Source: an optimization exercise on an open RTL-to-GDS flow (aim: small area and a short achievable clock period). Production flows keep margins and buffers that such runs may drop.
Where RTL was checked, it was by simulation tests only, not by an equivalence proof against the original.
Some runs may be left out. An edit can pass the tests and still lose a function that they never use.
Only the layout flow was run in runs 2 to 4; the RTL was not checked for function there.

`design/flow/run.sh`:
```
#!/bin/bash
# synth_recipe.tcl (not shown) runs the flow's synth.tcl, then flattens the netlist and writes it again
# the make line also repeats each setting of config.mk as NAME=value (left out here)
make -C /OpenROAD-flow-scripts/flow DESIGN_CONFIG=/design/flow/config.mk WORK_HOME=/design/flow/orfs CLKGATE_MAP_FILE= SYNTH_SCRIPT=/design/flow/synth_recipe.tcl finish
```
`design/flow/config.mk`:
```
export PLATFORM = sky130hd
export DESIGN_NAME = wallace_multiplier_16bit
export DESIGN_NICKNAME = wallace_multiplier_16bit
export VERILOG_FILES = /design/flow/design.v
export SDC_FILE = /design/flow/constraint.sdc
export NUM_CORES = 4
export LEC_CHECK = 0
export CAP_MARGIN = 20
export CORE_MARGIN = 2
export CORE_UTILIZATION = 40
export SLEW_MARGIN = 20
```
`design/flow/constraint.sdc`:
```
create_clock -name core_clock -period 3.0 [get_ports {clk}]
set_input_delay 0.6000 -clock core_clock [delete_from_list [all_inputs] [get_ports {clk}]]
set_output_delay 0.6000 -clock core_clock [all_outputs]
set_load 0.01 [all_outputs]
```
`design/flow/design.v`:
```
module partial_full_adder (
    input  wire in_a,
    input  wire in_b,
    input  wire carry_in,
    output wire sum_out,
    output wire propagate,
    output wire generate_out
);
    assign sum_out = in_a ^ in_b ^ carry_in;
    assign propagate = in_a ^ in_b;
    assign generate_out = in_a & in_b;
endmodule
module carry_look_ahead_4bit (
    input  wire [3:0] operand_a,
    input  wire [3:0] operand_b,
    input  wire       carry_in,
    output wire [3:0] sum_out,
    output wire       carry_out,
    output wire       prop_group,
    output wire       gen_group
);
    wire [3:0] prop, gen;
    wire carry1, carry2, carry3;
    partial_full_adder PFA1 (.in_a(operand_a[0]), .in_b(operand_b[0]), .carry_in(carry_in), .sum_out(sum_out[0]), .propagate(prop[0]), .generate_out(gen[0]));
    partial_full_adder PFA2 (.in_a(operand_a[1]), .in_b(operand_b[1]), .carry_in(carry1),  .sum_out(sum_out[1]), .propagate(prop[1]), .generate_out(gen[1]));
    partial_full_adder PFA3 (.in_a(operand_a[2]), .in_b(operand_b[2]), .carry_in(carry2),  .sum_out(sum_out[2]), .propagate(prop[2]), .generate_out(gen[2]));
    partial_full_adder PFA4 (.in_a(operand_a[3]), .in_b(operand_b[3]), .carry_in(carry3),  .sum_out(sum_out[3]), .propagate(prop[3]), .generate_out(gen[3]));
    assign carry1   = gen[0] | (prop[0] & carry_in);
    assign carry2   = gen[1] | (prop[1] & gen[0]) | (prop[1] & prop[0] & carry_in);
    assign carry3   = gen[2] | (prop[2] & gen[1]) | (prop[2] & prop[1] & gen[0]) | (prop[2] & prop[1] & prop[0] & carry_in);
    assign carry_out = gen[3] | (prop[3] & gen[2]) | (prop[3] & prop[2] & gen[1]) |
                  (prop[3] & prop[2] & prop[1] & gen[0]) |
                  (prop[3] & prop[2] & prop[1] & prop[0] & carry_in);
    assign prop_group = &prop;
    assign gen_group = gen[3] | (prop[3] & gen[2]) | (prop[3] & prop[2] & gen[1]) |
                     (prop[3] & prop[2] & prop[1] & gen[0]);
endmodule
module carry_look_ahead_32bit (
    input  wire [31:0] input_a,
    input  wire [31:0] input_b,
    input  wire        carry_in,
    output wire [31:0] sum_out,
    output wire        carry_out
);
    wire [7:0] prop_group, gen_group;
    wire [8:0] carry_block;
    assign carry_block[0] = carry_in;
    genvar idx;
    generate
        for (idx = 0; idx < 8; idx = idx + 1) begin : CLA_4BIT_GEN
            carry_look_ahead_4bit CLA4 (
                .operand_a(input_a[(idx*4)+3 : (idx*4)]),
                .operand_b(input_b[(idx*4)+3 : (idx*4)]),
                .carry_in(carry_block[idx]),
                .sum_out(sum_out[(idx*4)+3 : (idx*4)]),
                .carry_out(),
                .prop_group(prop_group[idx]),
                .gen_group(gen_group[idx])
            );
            assign carry_block[idx+1] = gen_group[idx] | (prop_group[idx] & carry_block[idx]);
        end
    endgenerate
    assign carry_out = carry_block[8];
endmodule
module compressor_4to2(
    input  wire [31:0] in1,
    input  wire [31:0] in2,
    input  wire [31:0] in3,
    input  wire [31:0] in4,
    output wire [31:0] sum_out,
    output wire [31:0] carry_out
);
    wire [31:0] xor_12;
    wire [31:0] and_12, and_13, and_23;
    wire [31:0] temp_sum1, temp_carry1;
    wire [31:0] shifted_carry1;
    wire [31:0] temp_sum2, temp_carry2;
    assign xor_12 = in1 ^ in2;
    assign and_12 = in1 & in2;
    assign and_13 = in1 & in3;
    assign and_23 = in2 & in3;
    assign temp_sum1 = xor_12 ^ in3;
    assign temp_carry1 = and_12 | and_13 | and_23;
    assign shifted_carry1 = temp_carry1 << 1;
    assign temp_sum2 = temp_sum1 ^ in4 ^ shifted_carry1;
    assign temp_carry2 = (temp_sum1 & in4) | (temp_sum1 & shifted_carry1) | (in4 & shifted_carry1);
    assign sum_out = temp_sum2;
    assign carry_out = temp_carry2 << 1;
endmodule
module wallace_multiplier_16bit(
    input  wire        clk,
    input  wire        rst,
    input  wire [15:0] multiplicand,
    input  wire [15:0] multiplier,
    output reg  [31:0] result
);
    wire bit_products [15:0][15:0];
    wire [31:0] partial_prod [15:0];
    genvar row_idx, col_idx;
    generate
        for (row_idx = 0; row_idx < 16; row_idx = row_idx + 1) begin : BIT_PRODUCT_GEN
            for (col_idx = 0; col_idx < 16; col_idx = col_idx + 1) begin : BIT_AND
                assign bit_products[row_idx][col_idx] = multiplicand[col_idx] & multiplier[row_idx];
            end
        end
        for (row_idx = 0; row_idx < 16; row_idx = row_idx + 1) begin : PARTIAL_PROD_GEN
            wire [31:0] extended_row;
            wire [15:0] row_bits;
            genvar bit_idx;
            for (bit_idx = 0; bit_idx < 16; bit_idx = bit_idx + 1) begin : ROW_BITS
                assign row_bits[bit_idx] = bit_products[row_idx][bit_idx];
            end
            assign extended_row = {16'b0, row_bits};
            assign partial_prod[row_idx] = extended_row << row_idx;
        end
    endgenerate
    reg [31:0] partial_prod_reg [15:0];
    integer reg_idx;
    always @(posedge clk or posedge rst) begin
        if (rst) begin
            for (reg_idx = 0; reg_idx < 16; reg_idx = reg_idx + 1)
                partial_prod_reg[reg_idx] <= 32'd0;
        end else begin
            for (reg_idx = 0; reg_idx < 16; reg_idx = reg_idx + 1)
                partial_prod_reg[reg_idx] <= partial_prod[reg_idx];
        end
    end
    wire [31:0] stage1_sum [3:0];
    wire [31:0] stage1_carry [3:0];
    genvar comp_idx;
    generate
        for (comp_idx = 0; comp_idx < 4; comp_idx = comp_idx + 1) begin : LEVEL1_COMPRESS
            compressor_4to2 comp_l1 (
                .in1(partial_prod_reg[comp_idx*4]),
                .in2(partial_prod_reg[comp_idx*4+1]),
                .in3(partial_prod_reg[comp_idx*4+2]),
                .in4(partial_prod_reg[comp_idx*4+3]),
                .sum_out(stage1_sum[comp_idx]),
                .carry_out(stage1_carry[comp_idx])
            );
        end
    endgenerate
    reg [31:0] stage1_sum_reg [3:0];
    reg [31:0] stage1_carry_reg [3:0];
    always @(posedge clk or posedge rst) begin
        if (rst) begin
            for (reg_idx = 0; reg_idx < 4; reg_idx = reg_idx + 1) begin
                stage1_sum_reg[reg_idx] <= 32'd0;
                stage1_carry_reg[reg_idx] <= 32'd0;
            end
        end else begin
            for (reg_idx = 0; reg_idx < 4; reg_idx = reg_idx + 1) begin
                stage1_sum_reg[reg_idx] <= stage1_sum[reg_idx];
                stage1_carry_reg[reg_idx] <= stage1_carry[reg_idx];
            end
        end
    end
    wire [31:0] stage2_sum [1:0];
    wire [31:0] stage2_carry [1:0];
    compressor_4to2 comp_l2_0 (
        .in1(stage1_sum_reg[0]),
        .in2(stage1_carry_reg[0]),
        .in3(stage1_sum_reg[1]),
        .in4(stage1_carry_reg[1]),
        .sum_out(stage2_sum[0]),
        .carry_out(stage2_carry[0])
    );
    compressor_4to2 comp_l2_1 (
        .in1(stage1_sum_reg[2]),
        .in2(stage1_carry_reg[2]),
        .in3(stage1_sum_reg[3]),
        .in4(stage1_carry_reg[3]),
        .sum_out(stage2_sum[1]),
        .carry_out(stage2_carry[1])
    );
    reg [31:0] stage2_sum_reg [1:0];
    reg [31:0] stage2_carry_reg [1:0];
    always @(posedge clk or posedge rst) begin
        if (rst) begin
            stage2_sum_reg[0] <= 32'd0;
            stage2_sum_reg[1] <= 32'd0;
            stage2_carry_reg[0] <= 32'd0;
            stage2_carry_reg[1] <= 32'd0;
        end else begin
            stage2_sum_reg[0] <= stage2_sum[0];
            stage2_sum_reg[1] <= stage2_sum[1];
            stage2_carry_reg[0] <= stage2_carry[0];
            stage2_carry_reg[1] <= stage2_carry[1];
        end
    end
    wire [31:0] stage3_sum;
    wire [31:0] stage3_carry;
    compressor_4to2 comp_l3 (
        .in1(stage2_sum_reg[0]),
        .in2(stage2_carry_reg[0]),
        .in3(stage2_sum_reg[1]),
        .in4(stage2_carry_reg[1]),
        .sum_out(stage3_sum),
        .carry_out(stage3_carry)
    );
    reg [31:0] stage3_sum_reg;
    reg [31:0] stage3_carry_reg;
    always @(posedge clk or posedge rst) begin
        if (rst) begin
            stage3_sum_reg <= 32'd0;
            stage3_carry_reg <= 32'd0;
        end else begin
            stage3_sum_reg <= stage3_sum;
            stage3_carry_reg <= stage3_carry;
        end
    end
    wire [31:0] final_output;
    carry_look_ahead_32bit cla_final (
        .input_a(stage3_sum_reg),
        .input_b(stage3_carry_reg),
        .carry_in(1'b0),
        .sum_out(final_output),
        .carry_out()
    );
    always @(posedge clk or posedge rst) begin
        if (rst)
            result <= 32'd0;
        else
            result <= final_output;
    end
endmodule
```
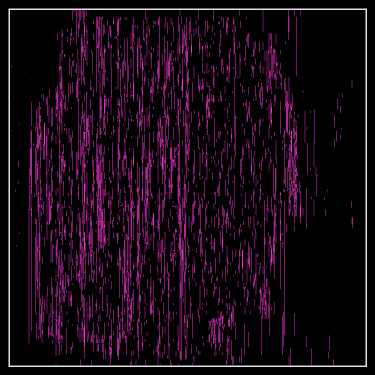
(run_1/layer_met2.png)
Drawn at 1.5 px/um.
nets with wire on the layer = 1384
main direction = vertical
GR Util met2: 0.211
Via Count: 9527
WL final: 37800 um

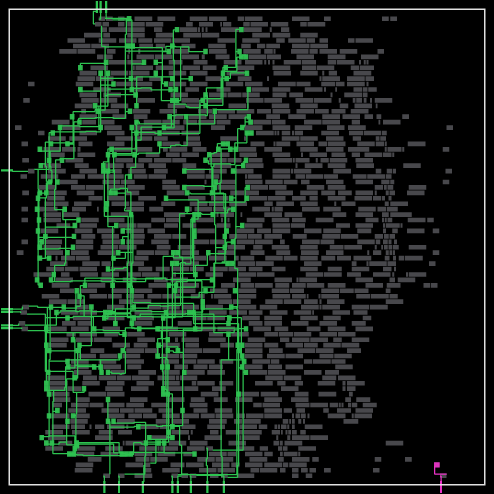
(run_1/io_fan.png)
Drawn at 2 px/um.
green -> multiplier  # bits 16, direction input, edge 8 south, 5 west, 3 north, end cells 256, buffers 16, wire 5360 um
magenta -> rst  # bits 1, direction input, edge south, end cells 1, buffers 1, wire 14.1 um

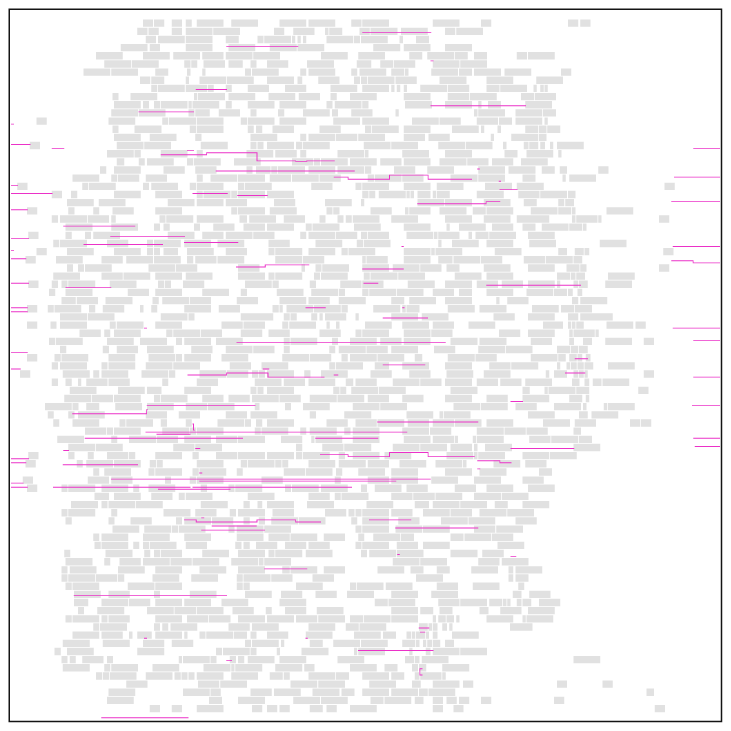
(run_1/layer_met3.png)
Drawn at 3 px/um. Cells faint in the background.
nets with wire on the layer = 60
share of all routed wire = 4.8%
M3 GR Usage: 0.0288

==> results.txt, run 1 <==
status finished clean; crit path to result[29]$_DFF_PP0_; I/O Pins 66; dpl cells 2021; post-synthesis compound-gate area fraction 0.0126; Core Area roughly 54000 um2; CTS H-tree lvls 2; Hold Vio Cnt, Final 0; count leader, synth dfrtp_1; count of cell types in the netlist 34; worst r2r src stage3_carry_reg[17]$_DFF_PP0_; Yosys top cell by area dfrtp_1; Synth area leaders dfrtp_1 (66%), fa_1 (19%), and2_1 (7.4%); multiplexer area fraction after synthesis 0; GR Util All Layers 0.145; Setup CP Type reg -> reg; Avg Vias per Cell around 4.5; clk sinks 569; DR WL met3 1830 um; wl on met1 18400 um; Fin Clk Skew 17.9 ps; Post-Synthesis Cells 1278; WL/cell 17.8 um; final cell count without fillers 2119; Avg Cell Area, Syn 17.0 um2; overflow left after global routing 0; Register Area 14200 um2; Tcrit/Tclk final 0.944; Starting Density 0.404; GP Congestion 0.747; largest family of logic cells by synthesized area adder cells; Fillers 4510; Min Hold Slack 288 ps; Inverters 70; die width 237 um; root buf cell clkbuf_16; area taken by multi-input logic gates 7100 um2; largest net degree at the start of global routing 100; Area after DPL 23300 um2; Synth Area in XOR/XNOR 0.00646
==> run_1/flops_by_reg.png <==
Drawn at 2 px/um. Other sequential cells in the stronger gray, the rest of the logic in the fainter gray.
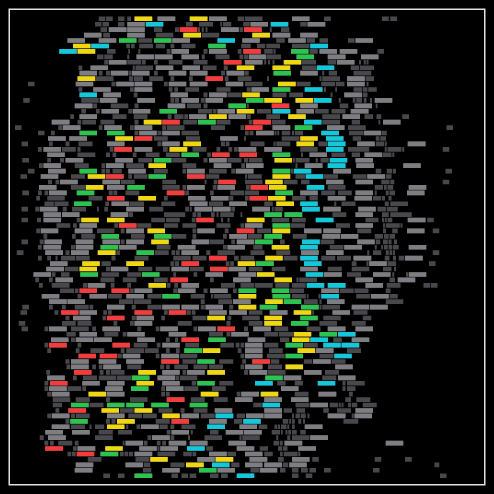

==> inputs of run 2 (changes only) <==
==> design/flow/design.v (replaced) <==
module wallace_multiplier_16bit(
    input  wire        clk,
    input  wire        rst,
    input  wire [15:0] multiplicand,
    input  wire [15:0] multiplier,
    output reg  [31:0] result
);
    reg [15:0] a_r, b_r;
    reg [31:0] p2, p3, p4;
    reg [3:0] v;
    always @(posedge clk) begin
        a_r <= multiplicand;
        b_r <= multiplier;
        p2 <= a_r * b_r;
        p3 <= p2;
        p4 <= p3;
    end
    always @(posedge clk or posedge rst) begin
        if (rst) begin
            v <= 4'd0;
            result <= 32'd0;
        end else begin
            v <= {v[2:0], 1'b1};
            result <= v[3] ? p4 : 32'd0;
        end
    end
endmodule
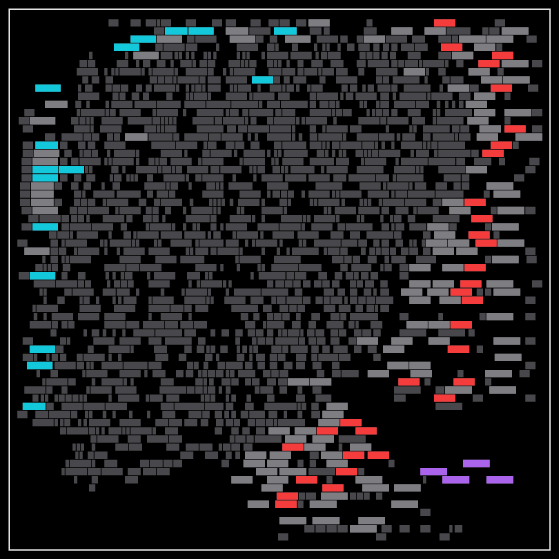
(run_2/flops_by_reg.png)
Drawn at 3 px/um. Other sequential cells in the stronger gray, the rest of the logic in the fainter gray.
red -> p4  # sequential cells 32
purple -> v  # sequential cells 4, where south-east
cyan -> a_r  # sequential cells 16
not colored = 112
fraction of area in registers: 0.214
final core utilization: 0.543
Register Area: 3550 um2

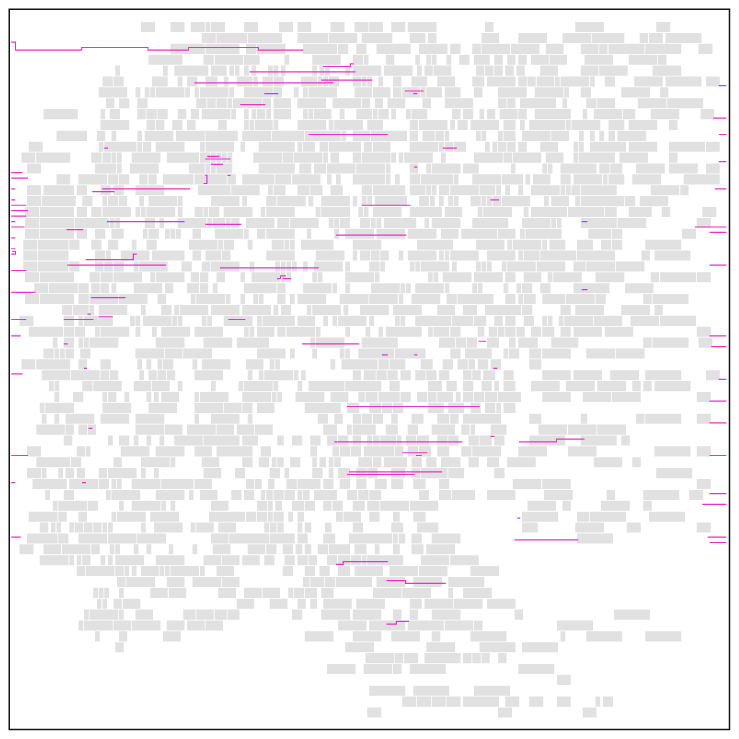
(run_2/layer_met3.png)
Drawn at 4 px/um. Cells faint in the background.
main direction = horizontal
wire length on this layer = 706 um
longest straight run = 34.5 um
nets with wire on the layer = 75
M3 GR Usage: 0.0233
WL final: 27800 um
Via Count: 8566

==> run 2 against run 1 <==
Net effect: now fails the layout checks on setup timing; via count shrank 10%; critical endpoint is now p2[31]$_DFF_P_; wire length fell by 26%; first-iteration DRC count is 22% lower; non-clock buffer count up 194; flip-flop and latch count decreased by 405; cell area is 34% lower; synthesized cell count down 5.8%; critical path type unchanged; fmax shrank 47%; global-route usage increased by 3.2 points; hold slack better by 36 ps.
==> results.txt, run 2 <==
status finished with violations; Failing Checks setup timing; Area after DPL 14800 um2 (-37%); final cell count without fillers 1864 (-12%); number of global-route vias before repair 9280; count of cell types in the netlist 52 (+53%); most frequent cells in the layout inv_1 (204), fa_1 (173), buf_4 (172); root buf cell clkbuf_16; hold depth 0; GP Congestion 0.861 (+15%); post-route ant nets 0; post-synthesis sequential area ratio 0.280; worst r2r src a_r[5]$_DFF_P_; die width 180 um (-24%); I/O Pins 66 (unchanged); endpoints failing setup 28; Post-CTS Hold Buffers 0; Die ar. 32300 um2; Largest cell class multi-input gates; Post-Synthesis Cells 1204 (-5.8%); fraction of area in multi-input gates 0.521; GR Util All Layers 0.177 (+0.0320); GR Util met2 0.313 (+0.102); clk buf depth 2; final instance area 16600 um2; Fillers 2661 (-41%); Tcrit/Tclk final 1.77 (+0.830); Synth Area in XOR/XNOR 0.0184 (+0.0120); Setup CP Type reg -> reg; post-synthesis compound-gate area fraction 0.0523 (+0.0397); Synth top cells by count inv_1 (231), fa_1 (194), and2_1 (157); Pre-antenna DRT Iters 5; CTS tree yes; clk sinks 164 (-71%); Yosys top cell by area fa_1; Avg Cell Area, Syn 10.3 um2 (-40%); WL/cell 14.9 um (-16%); Nets between 1500 and 2000; min setup slack post-route -2320 ps; Inverters 231 (+230%); Endpoint, Worst Hold p4[30]$_DFF_P_; initial antenna violation count 0; overflow left after global routing 0 (unchanged); area taken by multi-input logic gates 8640 um2 (+22%); Starting Density 0.405 (+0.000627); area delta synth->final 34.2%; DR WL met3 705 um (-61%); area of the mapped netlist 12300 um2; Hold Vio Cnt, Final 0 (unchanged); largest family of logic cells by synthesized area adder cells; Synth area leaders fa_1 (31%), dfxtp_1 (21%), ha_1 (11%); dpl cells 1775 (-12%); Avg Vias per Cell 4.60 (+2.2%); Post-synth EDFFs 0; # clk buffers 18; count leader, synth inv_1; post-CTS setup buffers 45; wl on met1 12200 um (-34%); CTS H-tree lvls 4 (+2); fin. max-slew vios 0; crit path to p2[31]$_DFF_P_; multiplexer area fraction after synthesis 0.000811 (+0.000811); Core Area 30500 um2 (-43%); largest net degree at the start of global routing 37 (-63%); WP data required approximately 3300 ps; slew of the pin with the lowest slew margin approximately 800 ps; Fin Clk Skew 17.2 ps (-0.674 ps); Min Hold Slack 324 ps (+36.4 ps)
==> run_2/layer_met2.png <==
Drawn at 2 px/um.
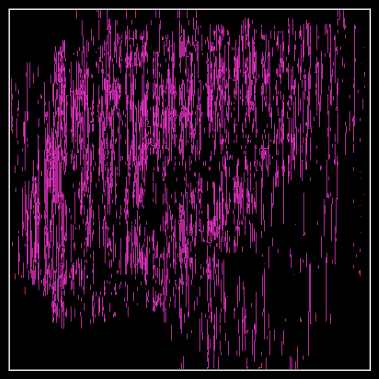

==> run 3: too many edits to list; what changed since run 2 <==
design/flow/design.v: 27 -> 1256 lines; modules unchanged: 0
  wallace_multiplier_16bit: edited, 27 -> 1242 lines
  mul_fa: new, 4 lines
  mul_han: new, 4 lines
  mul_xnor: new, 3 lines
  mul_or: new, 3 lines
==> module mul_xnor as of run 3 <==
module mul_xnor(input wire a, input wire b, output wire y);
    assign y = ~(a ^ b);
endmodule
==> module mul_han as of run 3 <==
module mul_han(input wire a, input wire b, output wire s, output wire co);
    mul_xnor u_s (.a(a), .b(b), .y(s));
    mul_or u_c (.a(a), .b(b), .y(co));
endmodule
==> module mul_or as of run 3 <==
module mul_or(input wire a, input wire b, output wire y);
    assign y = a | b;
endmodule
==> module mul_fa as of run 3 <==
module mul_fa(input wire a, input wire b, input wire c, output wire s, output wire co);
    assign s = a ^ b ^ c;
    assign co = (a & b) | (a & c) | (b & c);
endmodule
--- a/design/flow/config.mk
+++ b/design/flow/config.mk
@@ -9,3 +9,6 @@
 export CORE_MARGIN = 2
 export CORE_UTILIZATION = 40
+export SETUP_SLACK_MARGIN = 0.6
 export SLEW_MARGIN = 20
+export SYNTH_HIERARCHICAL = 1
+export SYNTH_MINIMUM_KEEP_SIZE = 0
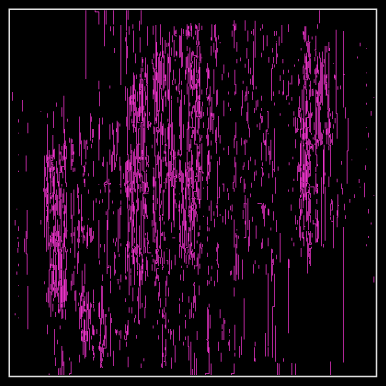
(run_3/layer_met2.png)
Drawn at 2 px/um.
main direction = vertical
share of all routed wire = 45%
nets with wire on the layer = 1124

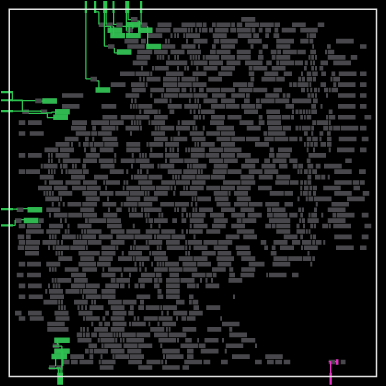
(run_3/io_fan.png)
Drawn at 2 px/um.
I/O Pins: 66
Port Buf Inserts: 65

==> run 3 against run 2 <==
Net effect: non-clock buffer count shrank 191; largest cell class unchanged; core utilization decreased by 6.8 points; fmax is 130% higher; now clean on timing, DRC and antenna; critical endpoint is now result[29]$_DFF_PP0_.
==> results.txt, run 3 <==
status finished clean; clk buf depth 3 (+1); area delta synth->final 17.1%; DR WL met3 1280 um (+81%); crit path to result[29]$_DFF_PP0_; CP Max Fanout 5; final cell count without fillers 1560 (-16%); Fin Clk Skew 8.08 ps (-9.17 ps); Avg Cell Area, Syn 11.9 um2 (+16%); Avg Vias per Cell 4.64 (+0.91%); Largest cell class multi-input gates; slew of the pin with the lowest slew margin 720 ps (-71.8 ps); Register Area 5720 um2 (+61%); fraction of area in multi-input gates 0.454 (-0.0672); wl on met1 10800 um (-11%); largest net degree at the start of global routing 37 (unchanged); Via Count 7234 (-16%); final core utilization 0.475 (-0.0684); fin. max-slew vios 0 (unchanged); Area after DPL 13900 um2 (-6.2%); Die ar. 33400 um2 (+3.5%); post-CTS setup buffers 0 (-100%); GR Util met2 0.238 (-0.0745); hold depth 0 (unchanged); Post-Synthesis Cells 1071 (-11%); final instance area 15000 um2 (-9.6%); dpl cells 1505 (-15%); Pre-antenna DRT Iters 5 (unchanged); WL final 23100 um (-17%); endpoints failing setup 0 (-100%); Endpoint, Worst Hold q4_q3_r355_1$_DFF_P_; fraction of area in registers 0.382 (+0.167); M3 GR Usage 0.0244 (+0.00113); number of global-route vias before repair 7849 (-15%); area of the mapped netlist 12800 um2 (+3.6%); worst reg-to-reg setup slack 670 ps; Core Area 31600 um2 (+3.4%); Min Hold Slack 321 ps (-2.67 ps); worst r2r src q4_s645$_DFF_P_; Starting Density 0.405 (+0.000540); area taken by multi-input logic gates 6800 um2 (-21%); Nets 1394 (-22%); Tcrit/Tclk final 0.777 (-0.997); CTS H-tree lvls 1 (-3); Post-CTS Hold Buffers 0 (unchanged); min setup slack post-route 668 ps (+2990 ps); Inverters 34 (-85%); Hold Vio Cnt, Final 0 (unchanged); WL/cell 14.8 um (-0.92%); Setup CP Type reg -> reg
==> run_3/layer_met3.png <==
Drawn at 4 px/um. Cells faint in the background.
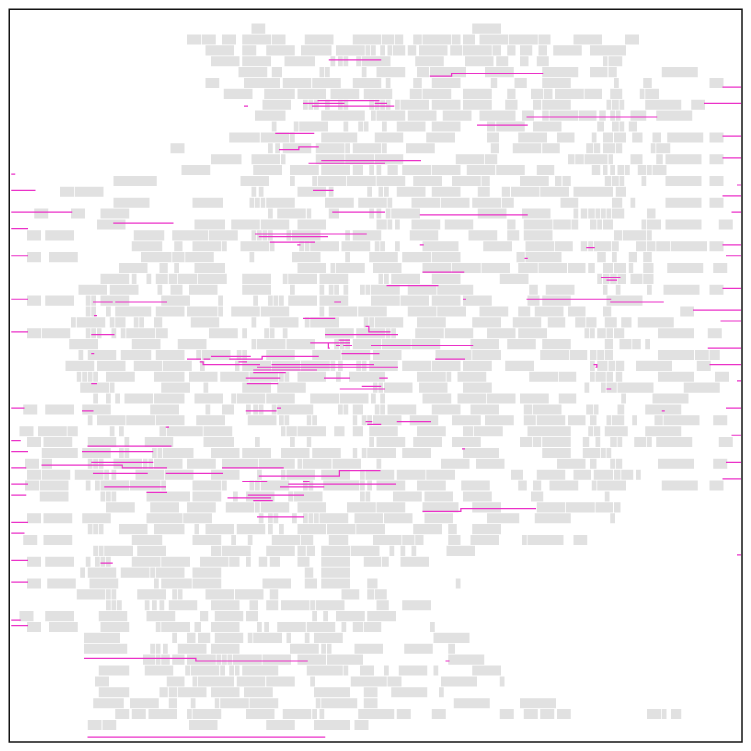

==> run 4: too many edits to list; what changed since run 3 <==
design/flow/design.v: 1256 -> 1439 lines; modules unchanged: 4
  wallace_multiplier_16bit: edited, 1242 -> 1418 lines
  mul_ha: new, 4 lines
  mul_bpp: new, 3 lines
==> module mul_ha as of run 4 <==
module mul_ha(input wire a, input wire b, output wire s, output wire co);
    assign s = a ^ b;
    assign co = a & b;
endmodule
==> module mul_bpp as of run 4 <==
module mul_bpp(input wire ah, input wire al, input wire one, input wire two, input wire neg, output wire y);
    assign y = ~(((one & ah) | (two & al)) ^ neg);
endmodule
--- a/design/flow/config.mk
+++ b/design/flow/config.mk
@@ -8,6 +8,9 @@
 export CAP_MARGIN = 20
 export CORE_MARGIN = 2
-export CORE_UTILIZATION = 40
-export SETUP_SLACK_MARGIN = 0.6
+export CORE_UTILIZATION = 60
+export CTS_BUF_LIST = sky130_fd_sc_hd__clkbuf_4 sky130_fd_sc_hd__clkbuf_8
+export CTS_CLUSTER_DIAMETER = 50
+export CTS_CLUSTER_SIZE = 12
+export SETUP_SLACK_MARGIN = 1.25
 export SLEW_MARGIN = 20
 export SYNTH_HIERARCHICAL = 1
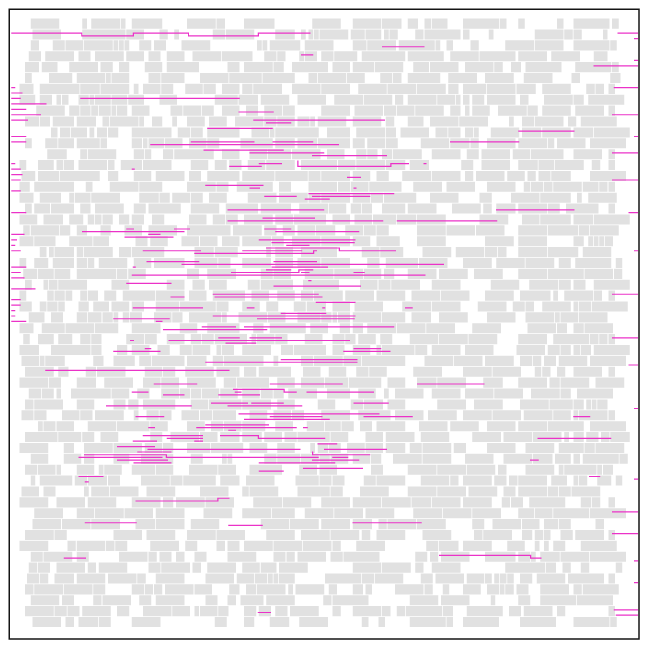
(run_4/layer_met3.png)
Drawn at 4 px/um. Cells faint in the background.
wire length on this layer = 2380 um
share of all routed wire = 7.7%
longest straight run = 73.1 um
M3 GR Usage: 0.0443
Via Count: 8631
WL final: 30700 um

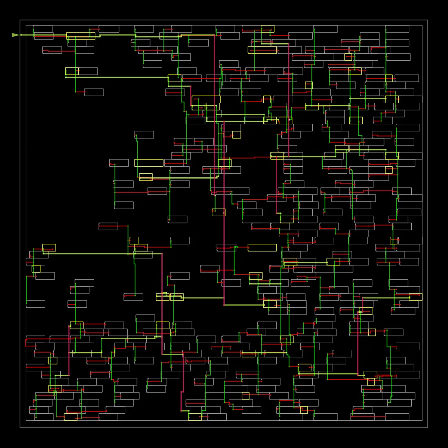
(run_4/clocks.png)
Fin Clk Skew: 13.9 ps
TritonCTS buffer count: 36
number of sequential cells: 325

==> run 4 against run 3 <==
Net effect: synthesized cell count decreased by 1.6%; sequential share of layout area down 0.98 points; setup slack better by 180 ps; global-route usage grew 10 points; register-to-register slack better by 180 ps; core utilization rose by 30 points; via count grew 19%; cell area increased by 20%; largest cell class unchanged.
==> results.txt, run 4 <==
status finished clean; Pre-antenna DRT Iters 4 (-1); global-route wire length before repair 46800 um; # clk buffers 48; DR WL met2 13800 um; GR Util All Layers 0.249; post-route ant nets 0; Hold Vio Cnt, Final 0 (unchanged); Top Usage Layer GRT met2; fraction of area in registers 0.372 (-0.00976); Synth warnings 7; CP max stage cell fa_2; worst reg-to-reg setup slack 850 ps (+180 ps); multi-input gates 680; hold path startpoint q1_s259$_DFF_P_; worst r2r src q3_k413$_DFF_P_; wl on met1 14100 um (+30%); Worst slew margin 0.420; clk buf depth 3 (unchanged); largest net degree at the start of global routing 37 (unchanged); max-cap viol count 0; Nets 1459 (+4.7%); final instance area 18000 um2 (+20%); number of cell rows 56; GP Congestion 0.868; Reg clk slew, reported paths around 70 ps; min setup slack post-route 848 ps (+179 ps); Largest cell class multi-input gates; Post-CTS Hold Buffers 0 (unchanged); CP Depth 7; Register Area 6700 um2 (+17%); n_taps around 320; number of global-route vias before repair 8670 (+10%); overflow left after global routing 0; CP bufs+invs 1; CTS H-tree lvls 2 (+1); crit path cell chain fa_2 -> a211oi_4 -> buf_4 -> nor3_4 -> or3_4 -> a221o_1 -> xor2_1; Starting Density 0.604 (+0.199); RSZ-0062 raised after global routing yes; Synthesized Nets about 1200; fraction of area in multi-input gates 0.445 (-0.00879); max reg flops 32; Avg Vias per Cell 5.33 (+15%); min-delay worst type reg -> reg; fin. max-slew vios 0 (unchanged); Setup crit start kind register; Tcrit/Tclk final 0.717 (-0.0597); Residual DRC 0; Die ar. 24700 um2 (-26%); hpwl dp around 20000 um; final core utilization 0.775 (+0.300); crit path to q4_r491_10$_DFF_P_; Starting DRT DRC Count between 400 and 500; Highest Signal Layer met4; DR WL met3 2380 um (+86%); area of the mapped netlist 14100 um2 (+9.9%); Core Area 23300 um2 (-26%); WP data arrival 2580 ps; slew of the pin with the lowest slew margin 869 ps (+150 ps); ratio of cells with drive above 1 in the final layout 0.387; endpoints failing setup 0 (unchanged); post-CTS setup buffers 34 (+34); final cell count without fillers 1618 (+3.7%); Min Hold Slack 329 ps (+7.24 ps); Non-CTS buffers 194; root buf cell clkbuf_8; Post-Synthesis Cells 1054 (-1.6%); GR Util met2 0.383 (+0.145); WL/cell 19.0 um (+28%); worst skew pair latency between 500 and 600 ps; Worst path max stage delay 420 ps; CP Max Fanout 2 (-3); Inverters 42 (+24%); Setup CP Type reg -> reg; CTS tree yes; Port Buf Inserts 65 (unchanged); Fillers about 1500; hold depth 0 (unchanged); Endpoint, Worst Hold q2_q1_s259$_DFF_P_; n_diodes 0; Area after DPL 16200 um2 (+17%); I/O Pins 66 (unchanged); Avg Cell Area, Syn 13.3 um2 (+12%); initial antenna violation count 0; crit-path leading delay family compound AO/OA/AOI/OAI gates; CP Capture Type register; area delta synth->final 28.1%; area taken by multi-input logic gates 8020 um2 (+18%); Post-CTS Resized 221; Top Registers result: 32 flops, vld: 4 flops; M1 GR Usage 0.371; dpl cells 1497 (-0.53%)

==> gallery <==
Clock wiring as the flow saved it.
panel A
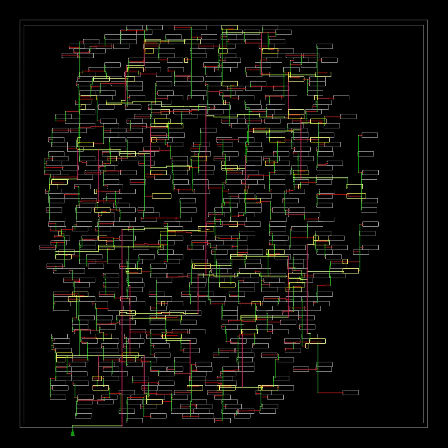
panel B
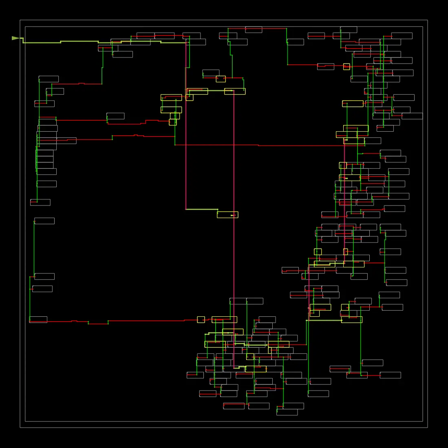
panel C
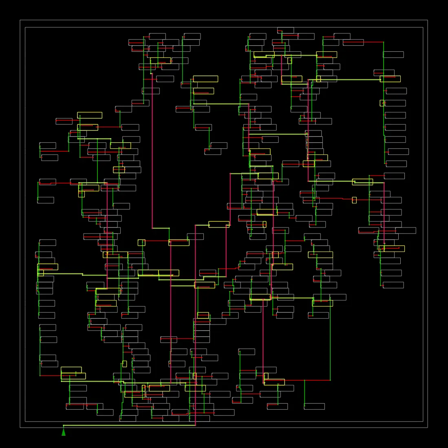
- fewest sequential cells: panel B
- most clock buffers: panel A
| picture | from |
|---|---|
| panel C | run 3 |
| panel B | run 2 |
| panel A | run 1 |

-- static timing again, ports no longer ideal --
No port has a modelled driver above. Below, the same layouts with a new extraction and two added sets of constraints. Step 1 sets driving cells, clkbuf_16 on the clock port and buf_2 on the other inputs (assumed; they add their load-dependent delay and slew). Step 2 also shifts input and output timing later by t, the mid clock arrival at the registers, as if the neighbouring blocks saw the same clock. Three values: ideal ports, drivers, drivers and shift; two values: the first two.
run	t (ns)	setup WS [ns]	cell pins on the clock port's net
run 1	0.639	0.167 / 0.167 / 0.167	1
run 2	0.477	-2.324 / -2.324 / -2.324	1
run 3	0.596	0.668 / 0.668 / 0.668	1
run 4	0.577	0.848 / 0.848 / 0.618	1
For run 4, which loses most, drivers alone change the setup slack by 0.000 ns; drivers and shift together by -0.230 ns.
